What follows belongs to an exercise in optimizing a design on an open flow for small area; a production flow would make more cautious choices. For this run, only the layout was checked, not whether the RTL still works.

==> design.v <==
module montgomery_reduce (  
  input clk,  
  input set,
  input  wire signed [31:0] a,
  output reg  signed [15:0] t
);
reg signed [31:0] temp32;
reg signed [15:0] temp16;
always @(posedge clk) begin  
  if(set) begin
    temp32 = a;
    temp16 = (temp32 * -3327) &16'hFFFF;
    temp32 = temp16 * 13'sd3329;
    t <= (a - temp32) >> 16;
  end
end
endmodule
module fqmul ( 
  input clk,
  input set,
  input  wire signed [15:0] a,
  input  wire signed [15:0] b,
  output wire signed [15:0] t
);  
wire signed [31:0] temp32;
reg set1;
multiplier mult1 (
  .clk(clk),
  .set(set),
  .a(a),
  .b(b),
  .t(temp32)
);
montgomery_reduce mont1 (  
  .clk(clk),
  .set(set1),
  .a(temp32),  
  .t(t)
);
always @(posedge clk) begin
  set1 <= set;
end
endmodule
module multiplier (
  input clk,
  input set,
  input  wire signed [15:0] a,
  input  wire signed [15:0] b,
  output reg signed [31:0] t
);
always @(posedge clk) begin
  if(set) begin
    t <= a * b;  
  end
end
endmodule
module basemul(
  input clk,
  input set,
  input wire signed [15:0] a1,
  input wire signed [15:0] a0,
  input wire signed [15:0] b1,
  input wire signed [15:0] b0,
  input wire signed [15:0] zeta,
  output reg signed [15:0] t1,
  output reg signed [15:0] t0
);
wire signed [15:0] f1, f2, g1, g2;
reg signed [15:0] ff1, gg1, gg2, ggg2;
reg signed [15:0] aa0, bb0, bb1, bbb1;  
wire signed [15:0] temp;
fqmul fq1(
  .clk(clk),
  .set(set),
  .a(a1),
  .b(zeta),
  .t(temp)
);
fqmul fq2(
  .clk(clk),
  .set(set),
  .a(a1),
  .b(b0),
  .t(g2)
);
fqmul fq3(
  .clk(clk),
  .set(set),
  .a(aa0),
  .b(bb0),
  .t(f1)
);
fqmul fq4(
  .clk(clk),
  .set(set),
  .a(aa0),
  .b(bb1),
  .t(g1)
);
fqmul fq5(
  .clk(clk),
  .set(set),
  .a(temp),
  .b(bbb1),
  .t(f2)
);
always @(posedge clk) begin
  if(set) begin
    t0 <= ff1 + f2;
    t1 <= ggg2 + gg1;
  end
end
always @(posedge clk) begin
  aa0 <= a0;
  bb0 <= b0;
  bb1 <= b1;
  bbb1 <= bb1;
end
always @(posedge clk) begin
  ff1 <= f1;
  gg1 <= g1;
  gg2 <= g2;
  ggg2 <= gg2;
end
endmodule
==> run.sh <==
#!/bin/bash
# synth_recipe.tcl (not shown) runs the flow's synth.tcl, then flattens the netlist and writes it again
# the make line also repeats each setting of config.mk as NAME=value (left out here)
make -C /OpenROAD-flow-scripts/flow DESIGN_CONFIG=/design/flow/config.mk WORK_HOME=/design/flow/orfs CLKGATE_MAP_FILE= SYNTH_SCRIPT=/design/flow/synth_recipe.tcl finish
==> config.mk <==
export PLATFORM = sky130hd
export DESIGN_NAME = basemul
export DESIGN_NICKNAME = basemul
export VERILOG_FILES = /design/flow/design.v
export SDC_FILE = /design/flow/constraint.sdc
export NUM_CORES = 4
export LEC_CHECK = 0
export CAP_MARGIN = 20
export CORE_MARGIN = 2
export CORE_UTILIZATION = 40
export SLEW_MARGIN = 20
==> constraint.sdc <==
create_clock -name core_clock -period 9.0 [get_ports {clk}]
set_input_delay 1.8000 -clock core_clock [delete_from_list [all_inputs] [get_ports {clk}]]
set_output_delay 1.8000 -clock core_clock [all_outputs]
set_load 0.01 [all_outputs]
I/O pins on the die edge:
Pins as bars across the die edge, other pins in grey.
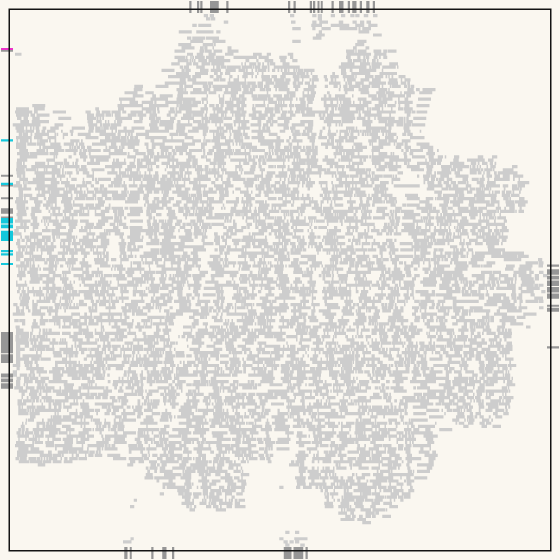
| colour | port | pins | direction | edge |
|---|---|---|---|---|
| cyan | b0 | 16 | input | left |
| magenta | clk | 1 | input | left |

Clock network drawn from the DEF:
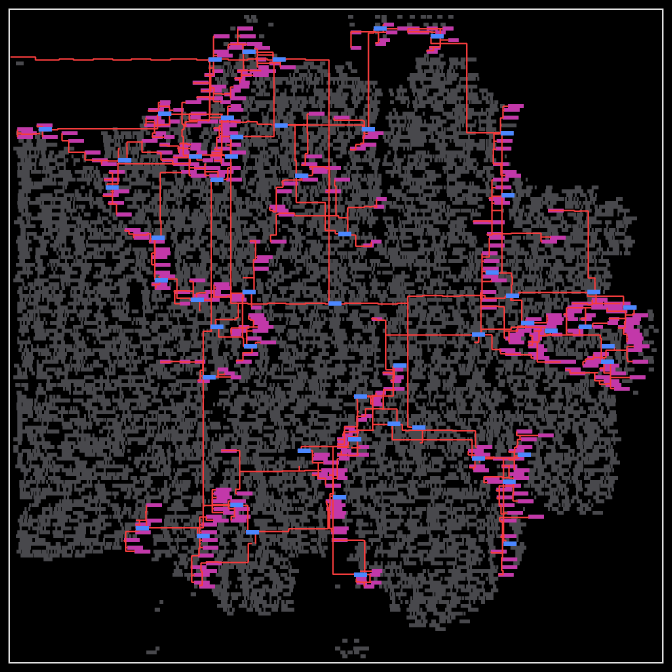
[magenta] flip-flops | count: 401
[red] clock wires | length: 7400 um
[blue] cells driving clock nets | count: 54
routed clock nets: 55
flops lie: all over the die

Final layout:
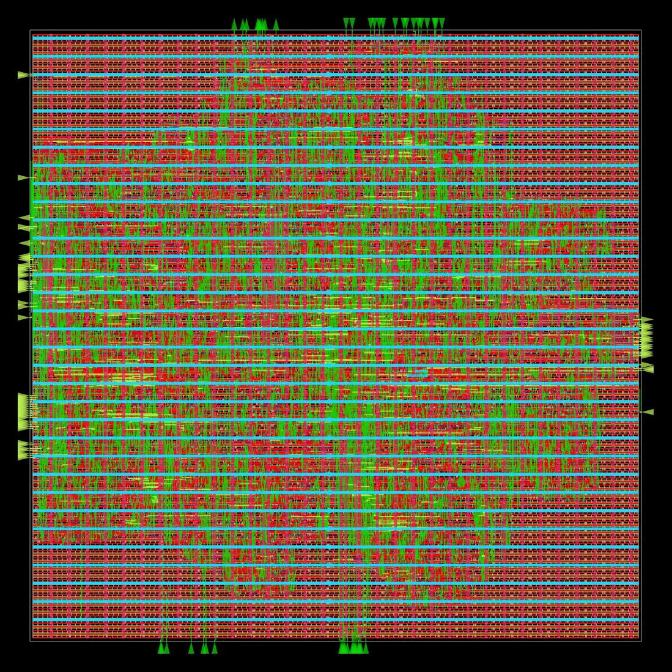
die span in y: 458 um
cell area after layout: 0.0888 mm^2

==> metrics.md <==
| Metric | Value |
|---|---|
| Kind of cell adding the most delay to the critical path | adder cells |
| Main combinational cell family by area after synthesis | adder cells |
| Number of synthesized register bits | 401 |
| DR pass1 iterations | 5 |
| Setup_tns | 0 ns |
| Horizontal die dimension | 458 um |
| Count of different cell masters after synthesis | 75 |
| Worst Hold Launch | gg2[6] |
| Outcome | complete, no violations |
| Sequential share of cell area | 0.121 |
| Routed WL per cell | 16.6 um |
| Top metal layer carrying routed signals | met5 |
| Classification of the worst setup path | flop to flop |
| GR Layer Usage met1 | 0.235 |
| Worst setup margin | 0.471 ns |
| Post-CTS Hold Buffers | 0 |
| Critical Path Most Common Cell | sky130_fd_sc_hd__ha_1 |
| Most common cell in the synthesized netlist | sky130_fd_sc_hd__inv_1 |
| Fill count | 19600 |
| Worst-case reg-to-reg path depth | 28 |
| Rel. slew slack | 0.190 |
| Origin of the critical flop-to-flop path | fq5.mult1.t[4] |
| Number of flip-flops and latches | 401 |
| Buffer count from post-CTS setup fixing | 0 |
| Critical Path Start | fq5.mult1.t[4] |
| Arr. time, crit path | 8.91 ns |
| Vias in the first global route | 60400 |
| CTS tree | built |
| Capture point of the worst path | fq5.mont1.t[15] |
| Most frequent cells in the layout | 2219 x sky130_fd_sc_hd__inv_1, 1595 x sky130_fd_sc_hd__fa_1, 1182 x sky130_fd_sc_hd__ha_1 |
| Global-route track usage on met2 | 0.327 |
| Register-to-register path setup slack | 0.47 ns |
| Largest fanout on the critical path | 5 |
| Number of nets in the synthesized netlist | 11200 |
| Signal inverters | 2219 |
| Routed wl met2 | 91.9 mm |
| Simple-gate share of the synthesized area | 0.104 |
| DRT antenna net count | 0 |
| Routing layer with the top usage in global route | met2 |
| Diodes inserted | 0 |
| # port buffers | 113 |
| Number of CTS-inserted buffers | 54 |
| Compound-Gate Fraction of Synth Area | 0.0472 |
| Final setup violation count | 0 |
| Clk sink count | 401 |
| Number of hold violations in the final report | 0 |
| Type of destination of the critical path | flop |
| Dominant cell type by area after synthesis | sky130_fd_sc_hd__fa_1 |
| Global-route wire length before repair | 311 mm |
| Commonest register cell after synthesis | sky130_fd_sc_hd__edfxtp_1 |
| Detailed-route wire length | 184 mm |
| Ratio of final minimum period to clock period | 0.948 |
| Multi-input gate share of total cell area | 0.705 |
| Post-Layout Cell Count | 11100 |
| Area enclosed by the die boundary | 0.210 mm^2 |
| Met3 layer wire length in the routed design | 7.51 mm |
| Number of well taps | 2688 |
| Synthesized netlist cell count | 8333 |
| Antenna violations before repair | 7 |
| Post-detailed-route DRC marker count | 0 |
| Floorplan row count | 166 |
| Non-Clock Buffer Count | 206 |
| Final Core Density | 0.434 |
| Xor and xnor area share after synthesis | 0.0401 |
| Core outline area | 0.205 mm^2 |
| Worst hold slack across all endpoints | 0.314 ns |
| Transition at the pin with the smallest max-transition slack | 1.20 ns |
| Endpoint with the worst hold slack | ggg2[6] |
| Dpl ws | 0.221 ns |
| Skew final | 0.0458 ns |
| Average size of a mapped cell | 9.88 um^2 |

==> what the ideal ports hide <==
The results above use ideal ports. As a check the final layout listed here was re-extracted and re-timed, cells and wires unchanged.
Step 1 assumes that a clkbuf_16 drives the clock port and a buf_2 every other input.
Step 2 adds t to the input delays and takes it off the output delays; t is the mean of the earliest and latest rising clock arrival at the registers after step 1. Input paths then give back, and output paths get back, about the clock's delay inside the block.
Three values: ideal ports, drivers, drivers and shift; two values: the first two.
shift t [ns]: 0.742
setup WS [ns]: 0.471 / 0.471 / 0.251
worst setup path after step 2: input to register
cell pins on the clock port's net: 1
After both steps setup and hold are still met in this run. For this run, drivers alone change the setup slack by 0.000 ns; drivers and shift together by -0.220 ns.
